Context: an optimization exercise on an open-source flow, tuned for small area and a short achievable clock period. The choices shown serve that exercise and are no tape-out recipe. The RTL was checked by simulation tests, not by an equivalence proof against the original design. No activity file was given, so power comes from the tool's default toggle rates.

`run.sh`:
```
#!/bin/bash
# synth_recipe.tcl (not shown) runs the flow's synth.tcl, then flattens the netlist and writes it again
# the make line also repeats each setting of config.mk as NAME=value (left out here)
make -C /OpenROAD-flow-scripts/flow DESIGN_CONFIG=/design/flow/config.mk WORK_HOME=/design/flow/orfs CLKGATE_MAP_FILE= SYNTH_SCRIPT=/design/flow/synth_recipe.tcl finish
```
`config.mk`:
```
export PLATFORM = sky130hd
export DESIGN_NAME = DSP48E2
export DESIGN_NICKNAME = DSP48E2
export VERILOG_FILES = /design/flow/design.v
export SDC_FILE = /design/flow/constraint.sdc
export NUM_CORES = 4
export LEC_CHECK = 0
export CAP_MARGIN = 20
export CORE_MARGIN = 2
export CORE_UTILIZATION = 40
export SLEW_MARGIN = 20
```
`constraint.sdc`:
```
create_clock -name core_clock -period 11.5 [get_ports {CLK}]
set_input_delay 2.3000 -clock core_clock [delete_from_list [all_inputs] [get_ports {CLK}]]
set_output_delay 2.3000 -clock core_clock [all_outputs]
set_load 0.01 [all_outputs]
```
`design.v`:
```
`timescale 1 ps / 1 ps
module DSP48E2 (
  output [29:0] ACOUT,
  output [17:0] BCOUT,
  output CARRYCASCOUT,
  output [3:0] CARRYOUT,
  output MULTSIGNOUT,
  output OVERFLOW,
  output [47:0] P,
  output PATTERNBDETECT,
  output PATTERNDETECT,
  output [47:0] PCOUT,
  output UNDERFLOW,
  output [7:0] XOROUT,
  input [29:0] A,
  input [29:0] ACIN,
  input [3:0] ALUMODE,
  input [17:0] B,
  input [17:0] BCIN,
  input [47:0] C,
  input CARRYCASCIN,
  input CARRYIN,
  input [2:0] CARRYINSEL,
  input CEA1,
  input CEA2,
  input CEAD,
  input CEALUMODE,
  input CEB1,
  input CEB2,
  input CEC,
  input CECARRYIN,
  input CECTRL,
  input CED,
  input CEINMODE,
  input CEM,
  input CEP,
  input CLK,
  input [26:0] D,
  input [4:0] INMODE,
  input MULTSIGNIN,
  input [8:0] OPMODE,
  input [47:0] PCIN,
  input RSTA,
  input RSTALLCARRYIN,
  input RSTALUMODE,
  input RSTB,
  input RSTC,
  input RSTCTRL,
  input RSTD,
  input RSTINMODE,
  input RSTM,
  input RSTP
);
  localparam USE_SIMD_FOUR12 = 1;
  localparam USE_SIMD_ONE48 = 0;
  localparam USE_SIMD_TWO24 = 2;
  localparam SEL_MASK_C = 1;
  localparam SEL_MASK_MASK = 0;
  localparam SEL_MASK_ROUNDING_MODE1 = 2;
  localparam SEL_MASK_ROUNDING_MODE2 = 3;
  localparam SEL_PATTERN_C = 1;
  localparam SEL_PATTERN_PATTERN = 0;
  localparam USE_PATTERN_DETECT_NO_PATDET = 0;
  localparam USE_PATTERN_DETECT_PATDET = 1;
  localparam AUTORESET_PATDET_NO_RESET = 0;
  localparam AUTORESET_PATDET_RESET_MATCH = 1;
  localparam AUTORESET_PATDET_RESET_NOT_MATCH = 2;
  localparam AUTORESET_PRIORITY_RESET = 0;
  localparam [1:0] ACASCREG_BIN = 2'd1;
  localparam       ADREG_BIN = 1'b1;
  localparam       ALUMODEREG_BIN = 1'b1;
  localparam       AMULTSEL_BIN = 1'b1;           
  localparam [1:0] AREG_BIN = 2'd1;
  localparam [1:0] AUTORESET_PATDET_BIN = 2'd0;   
  localparam       AUTORESET_PRIORITY_BIN = 1'b0;  
  localparam       A_INPUT_BIN = 1'b0;            
  localparam [1:0] BCASCREG_BIN = 2'd1;
  localparam       BMULTSEL_BIN = 1'b0;           
  localparam [1:0] BREG_BIN = 2'd1;
  localparam       B_INPUT_BIN = 1'b0;            
  localparam       CARRYINREG_BIN = 1'b1;
  localparam       CARRYINSELREG_BIN = 1'b1;
  localparam       CREG_BIN = 1'b1;
  localparam       DREG_BIN = 1'b1;
  localparam       INMODEREG_BIN = 1'b1;
  localparam       MREG_BIN = 1'b1;
  localparam       OPMODEREG_BIN = 1'b1;
  localparam       PREADDINSEL_BIN = 1'b0;        
  localparam       PREG_BIN = 1'b1;
  localparam [1:0] SEL_MASK_BIN = 2'd0;           
  localparam       SEL_PATTERN_BIN = 1'b0;        
  localparam [1:0] USE_MULT_BIN = 2'd0;           
  localparam       USE_PATTERN_DETECT_BIN = 1'b1;  
  localparam [1:0] USE_SIMD_BIN = 2'd0;           
  localparam       USE_WIDEXOR_BIN = 1'b1;        
  localparam       XORSIMD_BIN = 1'b0;            
  localparam USE_MULT_NONE = 2;
  localparam A_INPUT_CASCADE = 1;
  localparam B_INPUT_CASCADE = 1;
  localparam AMULTSEL_A = 0;
  localparam BMULTSEL_B = 0;
  localparam PREADDINSEL_A = 0;
  localparam PREADDINSEL_B = 1;
  localparam USE_MULT_MULTIPLY = 0;
  localparam [47:0] MASK_REG = 48'h3FFFFFFFFFFF;
  localparam [47:0] PATTERN_REG = 48'h000000000000;
  localparam [47:0] RND_REG = 48'h000000000000;
  wire CARRYCASCIN_in = CARRYCASCIN;
  wire CARRYIN_in = CARRYIN;
  wire CEA1_in = CEA1;
  wire CEA2_in = CEA2;
  wire CEAD_in = CEAD;
  wire CEALUMODE_in = CEALUMODE;
  wire CEB1_in = CEB1;
  wire CEB2_in = CEB2;
  wire CECARRYIN_in = CECARRYIN;
  wire CECTRL_in = CECTRL;
  wire CEC_in = CEC;
  wire CED_in = CED;
  wire CEINMODE_in = CEINMODE;
  wire CEM_in = CEM;
  wire CEP_in = CEP;
  wire CLK_in = CLK;
  wire MULTSIGNIN_in = MULTSIGNIN;
  wire RSTALLCARRYIN_in = RSTALLCARRYIN;
  wire RSTALUMODE_in = RSTALUMODE;
  wire RSTA_in = RSTA;
  wire RSTB_in = RSTB;
  wire RSTCTRL_in = RSTCTRL;
  wire RSTC_in = RSTC;
  wire RSTD_in = RSTD;
  wire RSTINMODE_in = RSTINMODE;
  wire RSTM_in = RSTM;
  wire RSTP_in = RSTP;
  wire [17:0] BCIN_in = BCIN;
  wire [17:0] B_in = B;
  wire [26:0] D_in = D;
  wire [29:0] ACIN_in = ACIN;
  wire [29:0] A_in = A;
  wire [2:0] CARRYINSEL_in = CARRYINSEL;
  wire [3:0] ALUMODE_in = ALUMODE;
  wire [47:0] C_in = C;
  wire [47:0] PCIN_in = PCIN;
  wire [4:0] INMODE_in = INMODE;
  wire [8:0] OPMODE_in = OPMODE;
  wire [44:0] U_DATA;
  wire [44:0] V_DATA;
  reg [26:0] A2A1;
  reg [17:0] B2B1;
  wire AMULT26_in;
  wire BMULT17_in;
  wire ALUMODE10_in;
  wire CCOUT_in;
  wire MULTSIGN_ALU_in;
  wire P_FDBK_47_in;
  wire [26:0] AD_DATA;
  wire [26:0] AD_in;
  wire [26:0] D_DATA;
  wire [26:0] PREADD_AB;
  wire [3:0] COUT_in;
  wire [44:0] U_in;
  wire [44:0] V_in;
  wire [44:0] U_DATA_in;
  wire [44:0] V_DATA_in;
  wire [47:0] ALU_OUT_in;
  wire [47:0] C_DATA_in;
  wire [47:0] P_FDBK_in;
  wire [7:0] XOR_MX_in;
  localparam MAX_ALU_FULL   = 48;
  localparam MAX_CARRYOUT   = 4;
  localparam A_WIDTH   = 30;
  localparam B_WIDTH   = 18;
  localparam C_WIDTH   = 48;
  localparam D_WIDTH   = 27;
  localparam M_WIDTH   = 45;
  localparam P_WIDTH   = 48;
  wire CARRYIN_mux;
  reg CARRYIN_reg;
  reg [3:0] ALUMODE_reg;
  reg [2:0] CARRYINSEL_mux;
  reg [2:0] CARRYINSEL_reg;
  reg [8:0] OPMODE_mux;
  reg [8:0] OPMODE_reg;
  wire [47:0] x_mac_cascd;
  reg [47:0] wmux;
  reg [47:0] xmux;
  reg [47:0] ymux;
  reg [47:0] zmux;
  wire [47:0] z_optinv;
  wire cin;
  reg cin_b;
  wire rst_carryin_g;
  reg qmultcarryin;
  wire c_mult;
  wire ce_m_g;
  wire d_carryin_int;
  wire dr_carryin_int;
  wire multcarryin_data;
  wire [MAX_ALU_FULL-1:0] co;
  wire [MAX_ALU_FULL-1:0] s;
  wire [MAX_ALU_FULL-1:0] comux;
  wire [MAX_ALU_FULL-1:0] comux_w;
  wire [MAX_ALU_FULL-1:0] comux4simd;
  wire [MAX_ALU_FULL-1:0] smux;
  wire [MAX_ALU_FULL-1:0] smux_w;
  wire [MAX_ALU_FULL:0] a_int;
  wire [12:0] s0;
  wire cout0;
  wire intc1;
  wire co12_lsb;
  wire [12:0] s1;
  wire cout1;
  wire intc2;
  wire co24_lsb;
  wire [12:0] s2;
  wire cout2;
  wire intc3;
  wire co36_lsb;
  wire [13:0] s3;
  wire cout3;
  wire cout4;
  wire xor_12a;
  wire xor_12b;
  wire xor_12c;
  wire xor_12d;
  wire xor_12e;
  wire xor_12f;
  wire xor_12g;
  wire xor_12h;
  wire xor_24a;
  wire xor_24b;
  wire xor_24c;
  wire xor_24d;
  wire xor_48a;
  wire xor_48b;
  wire xor_96;
  wire cout_0;
  wire cout_1;
  wire cout_2;
  wire cout_3;
  reg [29:0] A1_reg;
  reg [29:0] A2_reg;
  wire [A_WIDTH-1:0] A_ALU;
  reg [17:0] B2_reg;
  reg [B_WIDTH-1:0] B1_DATA_out;
  wire [B_WIDTH-1:0] B2_DATA;
  wire [B_WIDTH-1:0] B_ALU;
  reg [C_WIDTH-1:0] C_reg;
  reg [17:0] b_mult_mux;
  reg [26:0] a_mult_mux;
  reg [M_WIDTH-1:0] mult;
  wire [M_WIDTH-2:0] ps_u_mask = 44'h55555555555;
  wire [M_WIDTH-2:0] ps_v_mask = 44'haaaaaaaaaaa;
  reg [M_WIDTH-1:0] U_DATA_reg;
  reg [M_WIDTH-1:0] V_DATA_reg;
  wire the_auto_reset_patdet;
  wire auto_reset_pri;
  wire [47:0] the_mask;
  wire [47:0] the_pattern;
  reg [3:0] COUT_reg;
  reg ALUMODE10_reg;
  wire ALUMODE10_mux;
  reg MULTSIGN_ALU_reg;
  reg [47:0] ALU_OUT_reg;
  reg [7:0] XOR_MX_reg;
  wire pdet_o;
  wire pdetb_o;
  wire pdet_o_mux;
  wire pdetb_o_mux;
  wire overflow_data;
  wire underflow_data;
  reg  pdet_o_reg1;
  reg  pdet_o_reg2;
  reg  pdetb_o_reg1;
  reg  pdetb_o_reg2;
  wire [26:0] D_DATA_mux;
  wire [4:0] INMODE_mux;
  reg [4:0]  INMODE_reg;
  reg [D_WIDTH-1:0] AD_DATA_reg;
  reg [D_WIDTH-1:0] D_DATA_reg;
  assign U_DATA_in = (USE_SIMD_BIN == USE_SIMD_ONE48) ? U_DATA : 45'h100000000000;
  assign V_DATA_in = (USE_SIMD_BIN == USE_SIMD_ONE48) ? V_DATA : 45'h100000000000;
  reg [3:0] ALUMODE_DATA;
  reg DREG_INT;
  reg ADREG_INT;
  always @(*)
     case (OPMODE_mux[8:7])
          2'b00 : wmux = 48'b0;
          2'b01 : wmux = P_FDBK_in;
          2'b10 : wmux = RND_REG;
        default : wmux = C_DATA_in;
    endcase
  assign x_mac_cascd = (OPMODE_mux[6:4] == 3'b100) ? {{46{1'b0}},MULTSIGNIN_in,1'b0} : {48{1'b0}};
  always @(*)
	  case (OPMODE_mux[1:0])
          2'b00 : xmux = x_mac_cascd;
          2'b01 : xmux = {{3{U_DATA_in[44]}}, U_DATA_in};
          2'b10 : xmux = P_FDBK_in;
        default : xmux = {A_ALU, B_ALU};
	  endcase
  always @(*)
	  case (OPMODE_mux[3:2])
          2'b00 : ymux = 48'b0;
          2'b01 : ymux = {{3{1'b0}}, V_DATA_in};
          2'b10 : ymux = {48{1'b1}};
        default : ymux = C_DATA_in;
     endcase
  always @(*)
	  case (OPMODE_mux[6:4])
         3'b000 : zmux = 48'b0;
         3'b001 : zmux = PCIN_in;
         3'b010 : zmux = P_FDBK_in;
         3'b011 : zmux = C_DATA_in;
         3'b100 : zmux = P_FDBK_in;
         3'b101 : zmux = {{9{PCIN_in[47]}},  {8{PCIN_in[47]}},   PCIN_in[47:17]};
        default : zmux = {{9{P_FDBK_47_in}}, {8{P_FDBK_in[47]}}, P_FDBK_in[47:17]};
     endcase
    always @(posedge CLK_in) begin
	   if (RSTCTRL_in) begin
         OPMODE_reg <= 9'b0;
	   end
	   else if (CECTRL_in) begin
         OPMODE_reg <= OPMODE_in;
	   end
    end
    always @(posedge CLK_in) begin
	   if (RSTCTRL_in) begin
         CARRYINSEL_reg <= 3'b0;
	   end
	   else if (CECTRL_in) begin
         CARRYINSEL_reg <= CARRYINSEL_in;
	   end
    end
    always @(*) CARRYINSEL_mux = (CARRYINSELREG_BIN == 1'b1) ?  CARRYINSEL_reg : CARRYINSEL_in;
    always @(*) begin
      if (OPMODEREG_BIN == 1'b1) OPMODE_mux = OPMODE_reg;
      else OPMODE_mux = OPMODE_in;
    end
    always @(posedge CLK_in) begin
	    if (RSTALUMODE_in)
          ALUMODE_reg <= 4'b0;
	    else if (CEALUMODE_in)
          ALUMODE_reg <= ALUMODE_in;
       end
    always @(*) ALUMODE_DATA = (ALUMODEREG_BIN == 1'b1) ? ALUMODE_reg : ALUMODE_in;
  assign z_optinv = {48{ALUMODE_DATA[0]}} ^ zmux;
  assign co = ((xmux & ymux)|(z_optinv & ymux)|(xmux & z_optinv));
  assign s  = (z_optinv^xmux^ymux);
  assign comux = ALUMODE_DATA[2] ? 48'b0  : co;
  assign smux =  ALUMODE_DATA[3] ? co : s;
  assign comux4simd = {
              comux[47:36],
              comux[35]&&(USE_SIMD_BIN != USE_SIMD_FOUR12),
              comux[34:24],
              comux[23]&&(USE_SIMD_BIN == USE_SIMD_ONE48),
              comux[22:12],
              comux[11]&&(USE_SIMD_BIN != USE_SIMD_FOUR12),
              comux[10:0]
            };
  assign smux_w  =   smux ^ {comux4simd[46:0],1'b0} ^ wmux;
  assign comux_w = ((smux & {comux4simd[46:0],1'b0}) |
                    (wmux & {comux4simd[46:0],1'b0}) |
                    (smux & wmux));
  assign ALUMODE10_in  = (ALUMODE_DATA[0] & ALUMODE_DATA[1]);
  assign a_int = {comux_w, cin};
  assign s0        = a_int[11:0] + smux_w[11:0];
  assign cout0     = ALUMODE10_in  ^ (a_int[12] ^ s0[12] ^ comux[11]);
  assign intc1     = (USE_SIMD_BIN != USE_SIMD_FOUR12) && s0[12];
  assign co12_lsb  = (USE_SIMD_BIN != USE_SIMD_FOUR12) && a_int[12];
  assign s1        = {a_int[23:13],co12_lsb} + smux_w[23:12] + intc1;
  assign cout1     = ALUMODE10_in  ^ (a_int[24] ^ s1[12] ^ comux[23]);
  assign intc2     = (USE_SIMD_BIN == USE_SIMD_ONE48) && s1[12];
  assign co24_lsb  = (USE_SIMD_BIN == USE_SIMD_ONE48) && a_int[24];
  assign s2        = {a_int[35:25],co24_lsb} + smux_w[35:24] + intc2;
  assign cout2     = ALUMODE10_in  ^ (a_int[36] ^ s2[12] ^ comux[35]);
  assign intc3     = (USE_SIMD_BIN != USE_SIMD_FOUR12) && s2[12];
  assign co36_lsb  = (USE_SIMD_BIN != USE_SIMD_FOUR12) && a_int[36];
  assign s3        = {a_int[48:37],co36_lsb} + {comux4simd[47],smux_w[47:36]} + intc3;
  assign cout3     = ALUMODE10_in  ^ s3[12];
  assign cout4     = s3[13];
  assign xor_12a = USE_WIDEXOR_BIN ? ^s[5:0] : 1'b0;
  assign xor_12b = USE_WIDEXOR_BIN ? ^s[11:6] : 1'b0;
  assign xor_12c = USE_WIDEXOR_BIN ? ^s[17:12] : 1'b0;
  assign xor_12d = USE_WIDEXOR_BIN ? ^s[23:18] : 1'b0;
  assign xor_12e = USE_WIDEXOR_BIN ? ^s[29:24] : 1'b0;
  assign xor_12f = USE_WIDEXOR_BIN ? ^s[35:30] : 1'b0;
  assign xor_12g = USE_WIDEXOR_BIN ? ^s[41:36] : 1'b0;
  assign xor_12h = USE_WIDEXOR_BIN ? ^s[47:42] : 1'b0;
  assign xor_24a = xor_12a ^ xor_12b;
  assign xor_24b = xor_12c ^ xor_12d;
  assign xor_24c = xor_12e ^ xor_12f;
  assign xor_24d = xor_12g ^ xor_12h;
  assign xor_48a = xor_24a ^ xor_24b;
  assign xor_48b = xor_24c ^ xor_24d;
  assign xor_96 = xor_48a ^ xor_48b;
  assign cout_3 = cout3;
  assign cout_2 = cout2;
  assign cout_1 = cout1;
  assign cout_0 = cout0;
  assign COUT_in[3] =                                     cout_3;
  assign COUT_in[2] = (USE_SIMD_BIN == USE_SIMD_FOUR12) ? cout_2 : 1'b0;
  assign COUT_in[1] = (USE_SIMD_BIN != USE_SIMD_ONE48 ) ? cout_1 : 1'b0;
  assign COUT_in[0] = (USE_SIMD_BIN == USE_SIMD_FOUR12) ? cout_0 : 1'b0;
  assign MULTSIGN_ALU_in  = s3[13];  
  assign ALU_OUT_in = {48{ALUMODE_DATA[1]}} ^ {s3[11:0],s2[11:0],s1[11:0],s0[11:0]};
  assign XOR_MX_in[0] = XORSIMD_BIN ? xor_12a : xor_24a;
  assign XOR_MX_in[1] = XORSIMD_BIN ? xor_12b : xor_48a;
  assign XOR_MX_in[2] = XORSIMD_BIN ? xor_12c : xor_24b;
  assign XOR_MX_in[3] = XORSIMD_BIN ? xor_12d : xor_96;
  assign XOR_MX_in[4] = XORSIMD_BIN ? xor_12e : xor_24c;
  assign XOR_MX_in[5] = XORSIMD_BIN ? xor_12f : xor_48b;
  assign XOR_MX_in[6] = XORSIMD_BIN ? xor_12g : xor_24d;
  assign XOR_MX_in[7] = xor_12h;
    always @(posedge CLK_in) begin
	    if (RSTALLCARRYIN_in)
          CARRYIN_reg <= 1'b0;
	    else if (CECARRYIN_in)
          CARRYIN_reg <= CARRYIN_in;
       end
       assign CARRYIN_mux = (CARRYINREG_BIN == 1'b1) ? CARRYIN_reg : CARRYIN_in;
  assign c_mult = !(AMULT26_in^BMULT17_in);
  assign ce_m_g   = CEM_in;
  assign rst_carryin_g = RSTALLCARRYIN_in;
  assign d_carryin_int  = ce_m_g ? c_mult : qmultcarryin;
  assign dr_carryin_int = rst_carryin_g ? 1'b0 : d_carryin_int;
  always @(posedge CLK_in) begin
       qmultcarryin <= dr_carryin_int;
  end
  assign multcarryin_data = (MREG_BIN == 1'b1) ? qmultcarryin : c_mult;
  always @(*) begin
	case (CARRYINSEL_mux)
     3'b000  : cin_b = ~CARRYIN_mux;
     3'b001  : cin_b = PCIN_in[47];
     3'b010  : cin_b = ~CARRYCASCIN_in;
     3'b011  : cin_b = ~PCIN_in[47];
     3'b100  : cin_b = ~CCOUT_in;
     3'b101  : cin_b = P_FDBK_in[47];
     3'b110  : cin_b = ~multcarryin_data;
     default : cin_b = ~P_FDBK_in[47];
	endcase
   end
   assign cin = (ALUMODE_DATA[3] || ALUMODE_DATA[2]) ? 1'b0 : ~cin_b;
    always @(posedge CLK_in) begin
       if (RSTA_in || (AREG_BIN == 2'b00)) begin
          A1_reg <= {A_WIDTH{1'b0}};
       end else if (CEA1_in) begin
          if (A_INPUT_BIN == A_INPUT_CASCADE) begin
             A1_reg <= ACIN_in;
          end else begin
             A1_reg <= A_in;
          end
       end
    end
    always @(posedge CLK_in) begin
       if (RSTA_in || (AREG_BIN == 2'b00)) begin
          A2_reg <= {A_WIDTH{1'b0}};
       end else if (CEA2_in) begin
          if (AREG_BIN == 2'b10) begin
             A2_reg <= A1_reg;
          end else if (A_INPUT_BIN == A_INPUT_CASCADE) begin
             A2_reg <= ACIN_in;
          end else begin
             A2_reg <= A_in;
          end
       end
    end
    assign A_ALU = (AREG_BIN != 2'b00) ? A2_reg :
                   (A_INPUT_BIN == A_INPUT_CASCADE) ? ACIN_in :
                   A_in;
    assign ACOUT = (ACASCREG_BIN == AREG_BIN) ? A_ALU : A1_reg;
    always @(posedge CLK_in) begin
       if (RSTB_in || (BREG_BIN == 2'b00)) begin
          B1_DATA_out <= 18'b0;
       end else if (CEB1_in) begin
          if (B_INPUT_BIN == B_INPUT_CASCADE) B1_DATA_out <= BCIN_in;
          else B1_DATA_out <= B_in;
       end
    end
    always @(posedge CLK_in) begin
       if (RSTB_in) B2_reg <= 18'b0;
       else if (CEB2_in) begin
         if (BREG_BIN == 2'b10) B2_reg <= B1_DATA_out;
         else if (B_INPUT_BIN == B_INPUT_CASCADE) B2_reg <= BCIN_in;
         else B2_reg <= B_in;
       end
    end
    assign B_ALU = (BREG_BIN != 2'b00) ? B2_reg :
                   (B_INPUT_BIN == B_INPUT_CASCADE) ?  BCIN_in :
                    B_in;
    assign B2_DATA = (BREG_BIN != 2'b00) ? B2_reg :
                     (B_INPUT_BIN == B_INPUT_CASCADE) ?  BCIN_in :
                      B_in;
    assign BCOUT = (BCASCREG_BIN == BREG_BIN) ? B2_DATA : B1_DATA_out;
   always @(posedge CLK_in) begin
      if (RSTC_in || (CREG_BIN == 1'b0)) begin
         C_reg <= 48'b0;
      end else if (CEC_in) begin
         C_reg <= C_in;
      end
   end
   assign C_DATA_in = (CREG_BIN == 1'b1) ? C_reg : C_in;
always @(*) begin
  if (AMULTSEL_BIN == AMULTSEL_A) a_mult_mux = A2A1;
  else a_mult_mux = AD_DATA;
end
always @(*) begin
  if (BMULTSEL_BIN == BMULTSEL_B) b_mult_mux = B2B1;
  else b_mult_mux = AD_DATA[17:0];
end
  assign AMULT26_in = a_mult_mux[26];
  assign BMULT17_in = b_mult_mux[17];
  assign U_in = {1'b1,      mult[43:0] & ps_u_mask};
  assign V_in = {~mult[44], mult[43:0] & ps_v_mask};
always @(*) begin
  if (USE_MULT_BIN == USE_MULT_NONE) mult = 45'b0;
  else mult = ({{18{a_mult_mux[26]}},a_mult_mux} * {{27{b_mult_mux[17]}},b_mult_mux});
end
   always @(posedge CLK_in) begin
      if  (RSTM_in || (MREG_BIN == 1'b0)) begin
         U_DATA_reg <= {1'b0, {M_WIDTH-1{1'b0}}};
         V_DATA_reg <= {1'b0, {M_WIDTH-1{1'b0}}};
      end else if (CEM_in)  begin
         U_DATA_reg <= U_in;
         V_DATA_reg <= V_in;
      end
   end
   assign U_DATA = (MREG_BIN == 1'b1) ? U_DATA_reg    : U_in;
   assign V_DATA = (MREG_BIN == 1'b1) ? V_DATA_reg    : V_in;
    assign the_pattern = (SEL_PATTERN_BIN == SEL_PATTERN_PATTERN) ? PATTERN_REG : C_DATA_in;
    assign the_mask = (USE_PATTERN_DETECT_BIN == USE_PATTERN_DETECT_NO_PATDET) ? {C_WIDTH{1'b1}} :
                      (SEL_MASK_BIN == SEL_MASK_C)              ?    C_DATA_in       :
                      (SEL_MASK_BIN == SEL_MASK_ROUNDING_MODE1) ? {~(C_DATA_in[C_WIDTH-2:0]),1'b0} :
                      (SEL_MASK_BIN == SEL_MASK_ROUNDING_MODE2) ? {~(C_DATA_in[C_WIDTH-3:0]),2'b0} :
                      MASK_REG;  
   assign pdet_o  = &(~(the_pattern ^ ALU_OUT_in) | the_mask);
   assign pdetb_o = &( (the_pattern ^ ALU_OUT_in) | the_mask);
   assign PATTERNDETECT  = pdet_o_mux;
   assign PATTERNBDETECT = pdetb_o_mux;
   always @(posedge CLK_in) begin
     if (RSTP_in || the_auto_reset_patdet) begin
         pdet_o_reg1  <= 1'b0;
         pdet_o_reg2  <= 1'b0;
         pdetb_o_reg1 <= 1'b0;
         pdetb_o_reg2 <= 1'b0;
     end else if (CEP_in && PREG_BIN) begin
         pdet_o_reg2  <= pdet_o_reg1;
         pdetb_o_reg2 <= pdetb_o_reg1;
         pdet_o_reg1  <= pdet_o;
         pdetb_o_reg1 <= pdetb_o;
     end
   end
    assign pdet_o_mux     = (PREG_BIN == 1'b1) ? pdet_o_reg1  : pdet_o;
    assign pdetb_o_mux    = (PREG_BIN == 1'b1) ? pdetb_o_reg1 : pdetb_o;
    assign overflow_data  = (PREG_BIN == 1'b1) ? pdet_o_reg2  : pdet_o;
    assign underflow_data = (PREG_BIN == 1'b1) ? pdetb_o_reg2 : pdetb_o;
    assign auto_reset_pri = (AUTORESET_PRIORITY_BIN == AUTORESET_PRIORITY_RESET) || CEP_in;
    assign the_auto_reset_patdet =
         (AUTORESET_PATDET_BIN == AUTORESET_PATDET_RESET_MATCH) ?
                     auto_reset_pri && pdet_o_mux :
         (AUTORESET_PATDET_BIN == AUTORESET_PATDET_RESET_NOT_MATCH) ?
                     auto_reset_pri && overflow_data && ~pdet_o_mux : 1'b0;  
   always @(posedge CLK_in) begin
     if (RSTP_in || the_auto_reset_patdet) begin
       COUT_reg         <= 4'b0000;
       ALUMODE10_reg    <= 1'b0;
       MULTSIGN_ALU_reg <= 1'b0;
       ALU_OUT_reg      <= 48'b0;
       XOR_MX_reg       <= 8'b0;
     end else if (CEP_in && PREG_BIN) begin
       COUT_reg         <= COUT_in;
       ALUMODE10_reg    <= ALUMODE10_in;
       MULTSIGN_ALU_reg <= MULTSIGN_ALU_in;
       ALU_OUT_reg      <= ALU_OUT_in;
       XOR_MX_reg       <= XOR_MX_in;
     end
   end
    assign ALUMODE10_mux    = (PREG_BIN == 1'b1) ? ALUMODE10_reg    : ALUMODE10_in;
    assign CARRYOUT     = (PREG_BIN == 1'b1) ? COUT_reg         : COUT_in;
    assign MULTSIGNOUT  = (PREG_BIN == 1'b1) ? MULTSIGN_ALU_reg : MULTSIGN_ALU_in;
    assign P            = (PREG_BIN == 1'b1) ? ALU_OUT_reg      : ALU_OUT_in;
    assign XOROUT       = (PREG_BIN == 1'b1) ? XOR_MX_reg      : XOR_MX_in;
    assign CCOUT_in      = ALUMODE10_reg ^ COUT_reg[3];
    assign CARRYCASCOUT  = (PREG_BIN == 1'b1) ? ALUMODE10_reg ^ COUT_reg[3]:
                                                ALUMODE10_in  ^ COUT_in[3];
    assign P_FDBK_in     = ALU_OUT_reg;
    assign P_FDBK_47_in  = ALU_OUT_reg[47];
    assign PCOUT = (PREG_BIN == 1'b1) ? ALU_OUT_reg : ALU_OUT_in;
    assign OVERFLOW  = ~pdet_o_mux && ~pdetb_o_mux && overflow_data;
    assign UNDERFLOW = ~pdet_o_mux && ~pdetb_o_mux && underflow_data;
  assign D_DATA_mux = INMODE_mux[2] ? D_DATA    : 27'b0;
  assign AD_in  = INMODE_mux[3] ? (D_DATA_mux - PREADD_AB) : (D_DATA_mux + PREADD_AB);
  always @ (*) begin
    if (((AMULTSEL_BIN == AMULTSEL_A) &&
         (BMULTSEL_BIN == BMULTSEL_B)) ||
        (USE_MULT_BIN == USE_MULT_NONE)) begin
      DREG_INT = 1'b0;
    end else begin
      DREG_INT = DREG_BIN;
    end
  end
  always @ (*) begin
    if (((AMULTSEL_BIN == AMULTSEL_A) && (BMULTSEL_BIN == BMULTSEL_B)) ||
        (USE_MULT_BIN == USE_MULT_NONE)) begin
      ADREG_INT = 1'b0;
    end else begin
      ADREG_INT = ADREG_BIN;
    end
  end
   always @(*) begin
     if ((PREADDINSEL_BIN==PREADDINSEL_A) && INMODE_mux[1]) A2A1 = 27'b0;
     else if (INMODE_mux[0]==1'b1) A2A1 = A1_reg[26:0];
     else A2A1 = A_ALU[26:0];
   end
   always @(*) begin
     if ((PREADDINSEL_BIN==PREADDINSEL_B) && INMODE_mux[1]) B2B1 = 18'b0;
     else if (INMODE_mux[4]==1'b1) B2B1 = B1_DATA_out;
     else B2B1 = B2_DATA;
   end
   assign PREADD_AB    = (PREADDINSEL_BIN==PREADDINSEL_B) ? {{9{B2B1[17]}}, B2B1} : A2A1;
   always @(posedge CLK_in) begin
      if (RSTINMODE_in || (INMODEREG_BIN == 1'b0)) begin
         INMODE_reg <= 5'b0;
      end else if (CEINMODE_in) begin
         INMODE_reg <= INMODE_in;
      end
   end
   assign INMODE_mux = (INMODEREG_BIN == 1'b1) ? INMODE_reg : INMODE_in;
   always @(posedge CLK_in) begin
      if (RSTD_in || (DREG_INT == 1'b0)) begin
         D_DATA_reg <= {D_WIDTH{1'b0}};
      end else if (CED_in) begin
         D_DATA_reg <= D_in;
      end
   end
   assign D_DATA    = (DREG_INT == 1'b1) ? D_DATA_reg : D_in;
   always @(posedge CLK_in) begin
      if      (RSTD_in)  begin
         AD_DATA_reg <= 27'b0;
      end else if (CEAD_in) AD_DATA_reg <= AD_in;
   end
   assign AD_DATA    = (ADREG_INT == 1'b1) ? AD_DATA_reg : AD_in;
endmodule
```
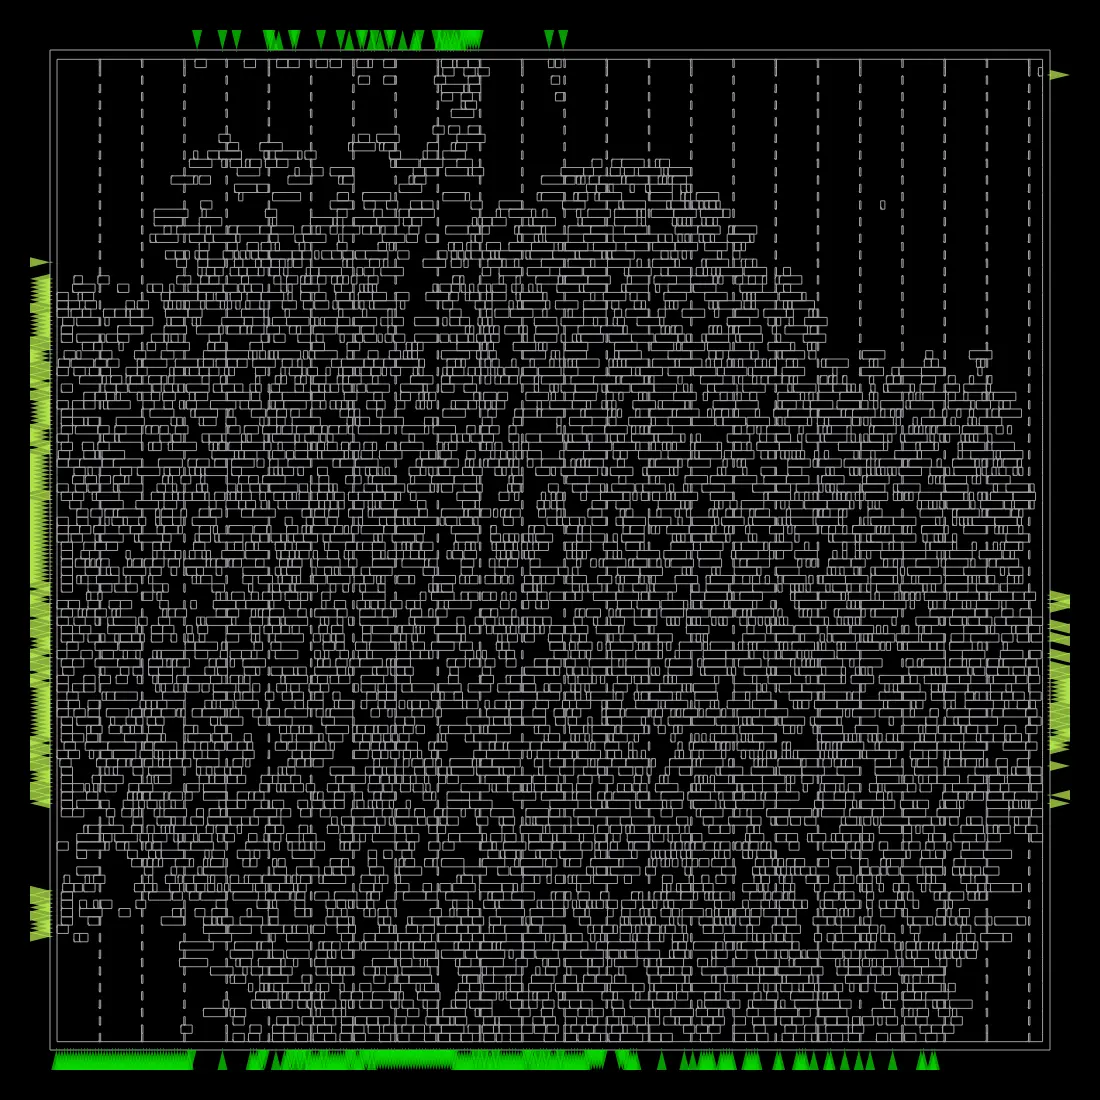
**Above:** cell placement.
fin cells: 6408
Util after Layout: 46.75%
FF+latch count: 327
Well Taps: 1380
Core ar.: 103300 um^2

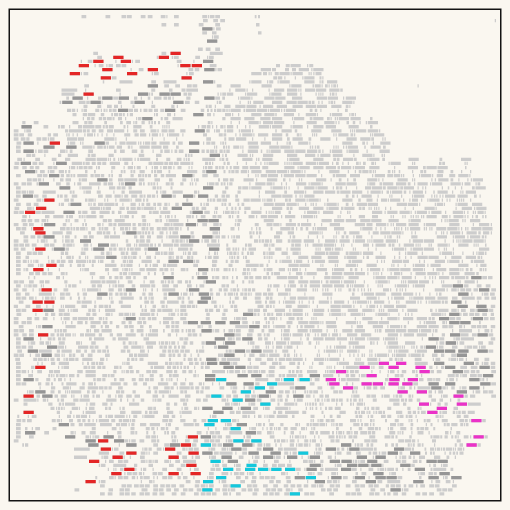
**Above:** sequential cells coloured by netlist name.
Drawn at 1.5 px/um. Other sequential cells in the stronger grey, the rest of the logic in the fainter grey.
- AD_DATA_reg: magenta (sequential cells 27; where lower right)
- C_reg: red (sequential cells 48)
- A2_reg: cyan (sequential cells 30; where bottom centre)
- not coloured: 222
P_seq: 1.51 mW
fraction of area in registers: 13.58%
FF+latch area: 6561 um^2

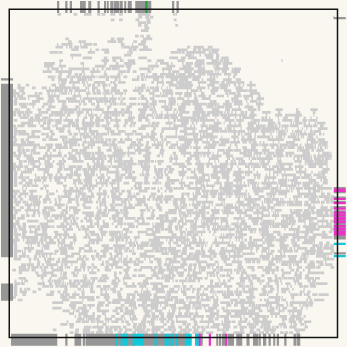
**Above:** pin placement.
Drawn at 1 px/um. Pins as bars across the die edge, other pins in grey.
- ACOUT: cyan (pins 30; direction output; edge 28 bottom, 2 right)
- CARRYIN: green (pins 1; direction input; edge top)
- B: magenta (pins 18; direction input; edge 15 right, 3 bottom)
# port buffers: 377
Die W: 326.7 um

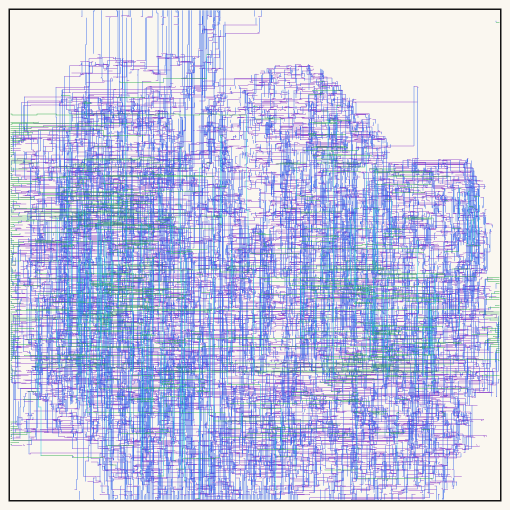
**Above:** wiring by layer.
Drawn at 1.5 px/um.
- M1: purple (wire length 61.2 mm)
- M2: blue (wire length 67.8 mm)
- M3: green (wire length 11000 um)
- M4: cyan (wire length 6420 um)
vias: 34631
gr usage total: 27.47%
routed wire length: 146400 um
wire length per cell: 22.85 um

==> results.sh <==
export IMPL_ys_seq_elements=327
export IMPL_setup_viol_count_final=0
export IMPL_rrSetupSlack_ns=1.62
export IMPL_synth_top_area_cell="fa_1"
export IMPL_antenna_found_initial=4
export IMPL_holdPathStages=2
export IMPL_outcome="complete, no violations"
export IMPL_grt_pass1_vias=35251
export IMPL_yosys_area_share_simple_pct=16.13
export IMPL_synthFlopType="dfxtp_1"
export IMPL_reg2reg_depth=48
export IMPL_numCtsBuffers=42
export IMPL_critical_path_endpoint="pdet_o_reg1"
export IMPL_area_growth_syn_to_layout_pct=15.97
export IMPL_synthMuxAreaShare_pct=11.23
export IMPL_holdCritPathClass="flip-flop to flip-flop"
export IMPL_io_pins=429
export IMPL_synth_top_family_by_area="adder cells"
export IMPL_synth_area_um2=41660
export IMPL_critPathCaptureType="flip-flop"
export IMPL_grt_pass1_wl_um=223700
export IMPL_cts_tree="built"
export IMPL_grt_start_max_net_pins=80
export IMPL_cp_startpoint="PCIN[19]"
export IMPL_timing_rr_end="pdet_o_reg1"
export IMPL_crit_top_cell="fa_2"
export IMPL_seq_area_frac_synth_pct=15.71
export IMPL_ir_drop_v=0.0002997
export IMPL_p_leak_nw=20.43
export IMPL_finClkSkew_ns=0.03821
export IMPL_fin_area_um2=48320
export IMPL_worstSkewPairLatency_ns=0.60
export IMPL_start_util_pct=40.31
export IMPL_worstPathArrival_ns=11.51
export IMPL_row_count=118
export IMPL_finalPower_mw=6.421
export IMPL_drtIter0Drc=2762
export IMPL_place_ws_ns=-1.569
export IMPL_yosys_area_share_adder_pct=33.27
export IMPL_drive_gt1_share_pct=9.210
export IMPL_yosys_warnings=1
export IMPL_period_share_pct=96.23
export IMPL_syn_avg_cell_area_um2=8.734
export IMPL_dp_cells=6325
export IMPL_netlist_area_leader_share_pct=27.68
export IMPL_ant_nets=0
export IMPL_power_density_nw_per_um2=132.9
export IMPL_yosysMostFrequentCell="inv_1"
export IMPL_slowest_stage="fa_1"
export IMPL_hold_path_end="U_DATA_reg[24]"
export IMPL_start_kind="input pin"
export IMPL_slew_viol_final=0
export IMPL_holdWs_ns=0.4542
export IMPL_gr_total_overflow=0
export IMPL_cp_max_fo=3
export IMPL_syn_inst=4770
export IMPL_cts_sinks=327
export IMPL_vias_per_cell=5.404
export IMPL_crit_path_max_incr_delay_ns=0.56
export IMPL_synth_cell_type_count=89
export IMPL_min_from="U_DATA_reg[24]"
export IMPL_crit_reg2reg_launch="OPMODE_reg[5]"
export IMPL_holdBufCountCts=0
export IMPL_cts_max_level=2
export IMPL_gp_congestion=0.9570
export IMPL_synth_async_sr_flop_share_pct=0
export IMPL_tns_ns=0
export IMPL_synth_edf_count=0
export IMPL_multi_input_area_um2=31590
export IMPL_synth_compound_area_share_pct=9.319
export IMPL_dieArea_um2=106700
export IMPL_placedInstanceArea_um2=46700
export IMPL_drc=0
export IMPL_worst_pin_slew_ns=1.195
export IMPL_cts_path_max_buffers=3
export IMPL_finalHoldViolCount=0
export IMPL_dp_hpwl_um=113500
export IMPL_ys_top_cells_by_area="fa_1 28%, dfxtp_1 16%, mux2i_1 8.0%"
export IMPL_clkSlewWorstSetupHoldPaths_ns=0.06
export IMPL_cts_root_buf="clkbuf_16"
export IMPL_fmax_ghz=0.09036
export IMPL_drv_cap=0
export IMPL_crit_type="input pin to flip-flop"
export IMPL_yosys_top_cells_count="584 x inv_1, 576 x fa_1, 523 x nand2_1, 483 x nor2_1, 332 x mux2i_1"
export IMPL_dr_pass1_iters=6
export IMPL_required_ns=11.95
export IMPL_setup_slack_ns=0.4332
export IMPL_nets=6026
export IMPL_slew_headroom_pct=20.21
export IMPL_fillCellCount=10093
export IMPL_synth_xor_area_share_pct=5.466
export IMPL_post_route_min_period_ns=11.07
cell families (layout without fill, tap and decap cells):
group | after synthesis | count (layout)
AO/OA/AOI/OAI | 579 | 579
adder cells (fa/ha/maj) | 762 | 762
flip-flops | 327 | 327
AND/OR/NAND/NOR | 1465 | 1465
multiplexers | 451 | 451
other | 1 | 4
XOR/XNOR | 260 | 260
buffers and inverters | 925 | 1180
metal layers:
metal / wire [um] / up-vias / track usage, %
met2: 67820 / 1315 / 44.84
met1: 61230 / 17290 / 36.14
met3: 10990 / 297 / 5.174
li1: - / 15729 / -
met5: 0 / - / 0
met4: 6418 / 0 / 10.32
placed cells by master, fill, tap and decap left out, types with 30 or more instances in the layout:
master / netlist / routed
clkbuf_16: 0 / 43
and2_1: 102 / 102
xor2_1: 66 / 66
fa_1: 576 / 569
dfxtp_1: 327 / 315
a21oi_1: 124 / 120
or2_2: 50 / 50
buf_4: 58 / 142
o21ai_0: 131 / 123
nor2_1: 483 / 479
mux2i_1: 332 / 328
nand2b_1: 45 / 45
a211oi_1: 64 / 61
xnor2_1: 194 / 194
nand2_1: 523 / 520
ha_1: 186 / 186
inv_1: 584 / 584
nor3_1: 46 / 46
clkdlybuf4s50_1: 0 / 363
a22oi_1: 70 / 68
nor2b_1: 105 / 101
a221o_1: 30 / 30
mux2_2: 117 / 117
critical path: cells and delay by family:
family	cells	cell delay, ns
buffers and inverters	2	0.47
and+or+nand+nor	11	1.48
AOI/OAI and AO/OA	24	3.20
xor gates and xnor gates	2	0.27
adders and majority gates	9	3.71
muxes	1	0.09
layout make-up:
class | count | area share [%]
antenna | 1 | 0.005179
clock buffer | 61 | 2.553
clock inverter | 13 | 0.3470
inverter | 585 | 4.545
multi-input combinational | 3520 | 65.39
sequential | 327 | 13.58
tap | 1380 | 3.574
timing repair buffer | 521 | 10.01
what timing repair did:
action                                  CTS  global route
gates cloned                              0             0
buffers inserted                          2             5
gates resized for setup                  22            28
pin swaps                                12            31
endpoints found under the setup margin   14            14
power by group:
| group | switching [mW] | total, mW | internal, mW | leakage (nW) |
|---|---|---|---|---|
| sequential | 0.232 | 1.51 | 1.28 | 2.70 |
| clock | 0.552 | 1.36 | 0.813 | 0.686 |
| combinational | 2.02 | 3.55 | 1.53 | 17.0 |

separate check: timing with driven ports:
In the flow no input, the clock included, has a driving cell. The finished layout below was timed again as built, in two steps.
Step 1: set_driving_cell puts a clkbuf_16 on CLK and a buf_2 on each other input, an assumption about the parent block.
Step 2 adds t to the input delays and takes it off the output delays; t is the mean of the earliest and latest rising clock arrival at the registers after step 1. Input paths then give back, and output paths get back, about the clock's delay inside the block.
a / b / c = ideal / step 1 / step 2; a / b = the first two.
t (ns): 0.643
setup slack, ns: 0.433 / 0.476 / -0.167
worst setup path after step 2: input to register
worst slew at a driven data input, ns: 0.08
pins driven straight from the clock port: 1
Met with ideal ports but missed after step 2: setup timing in this run. The setup slack of this run moves by +0.043 ns with the drivers and by -0.600 ns with both steps.
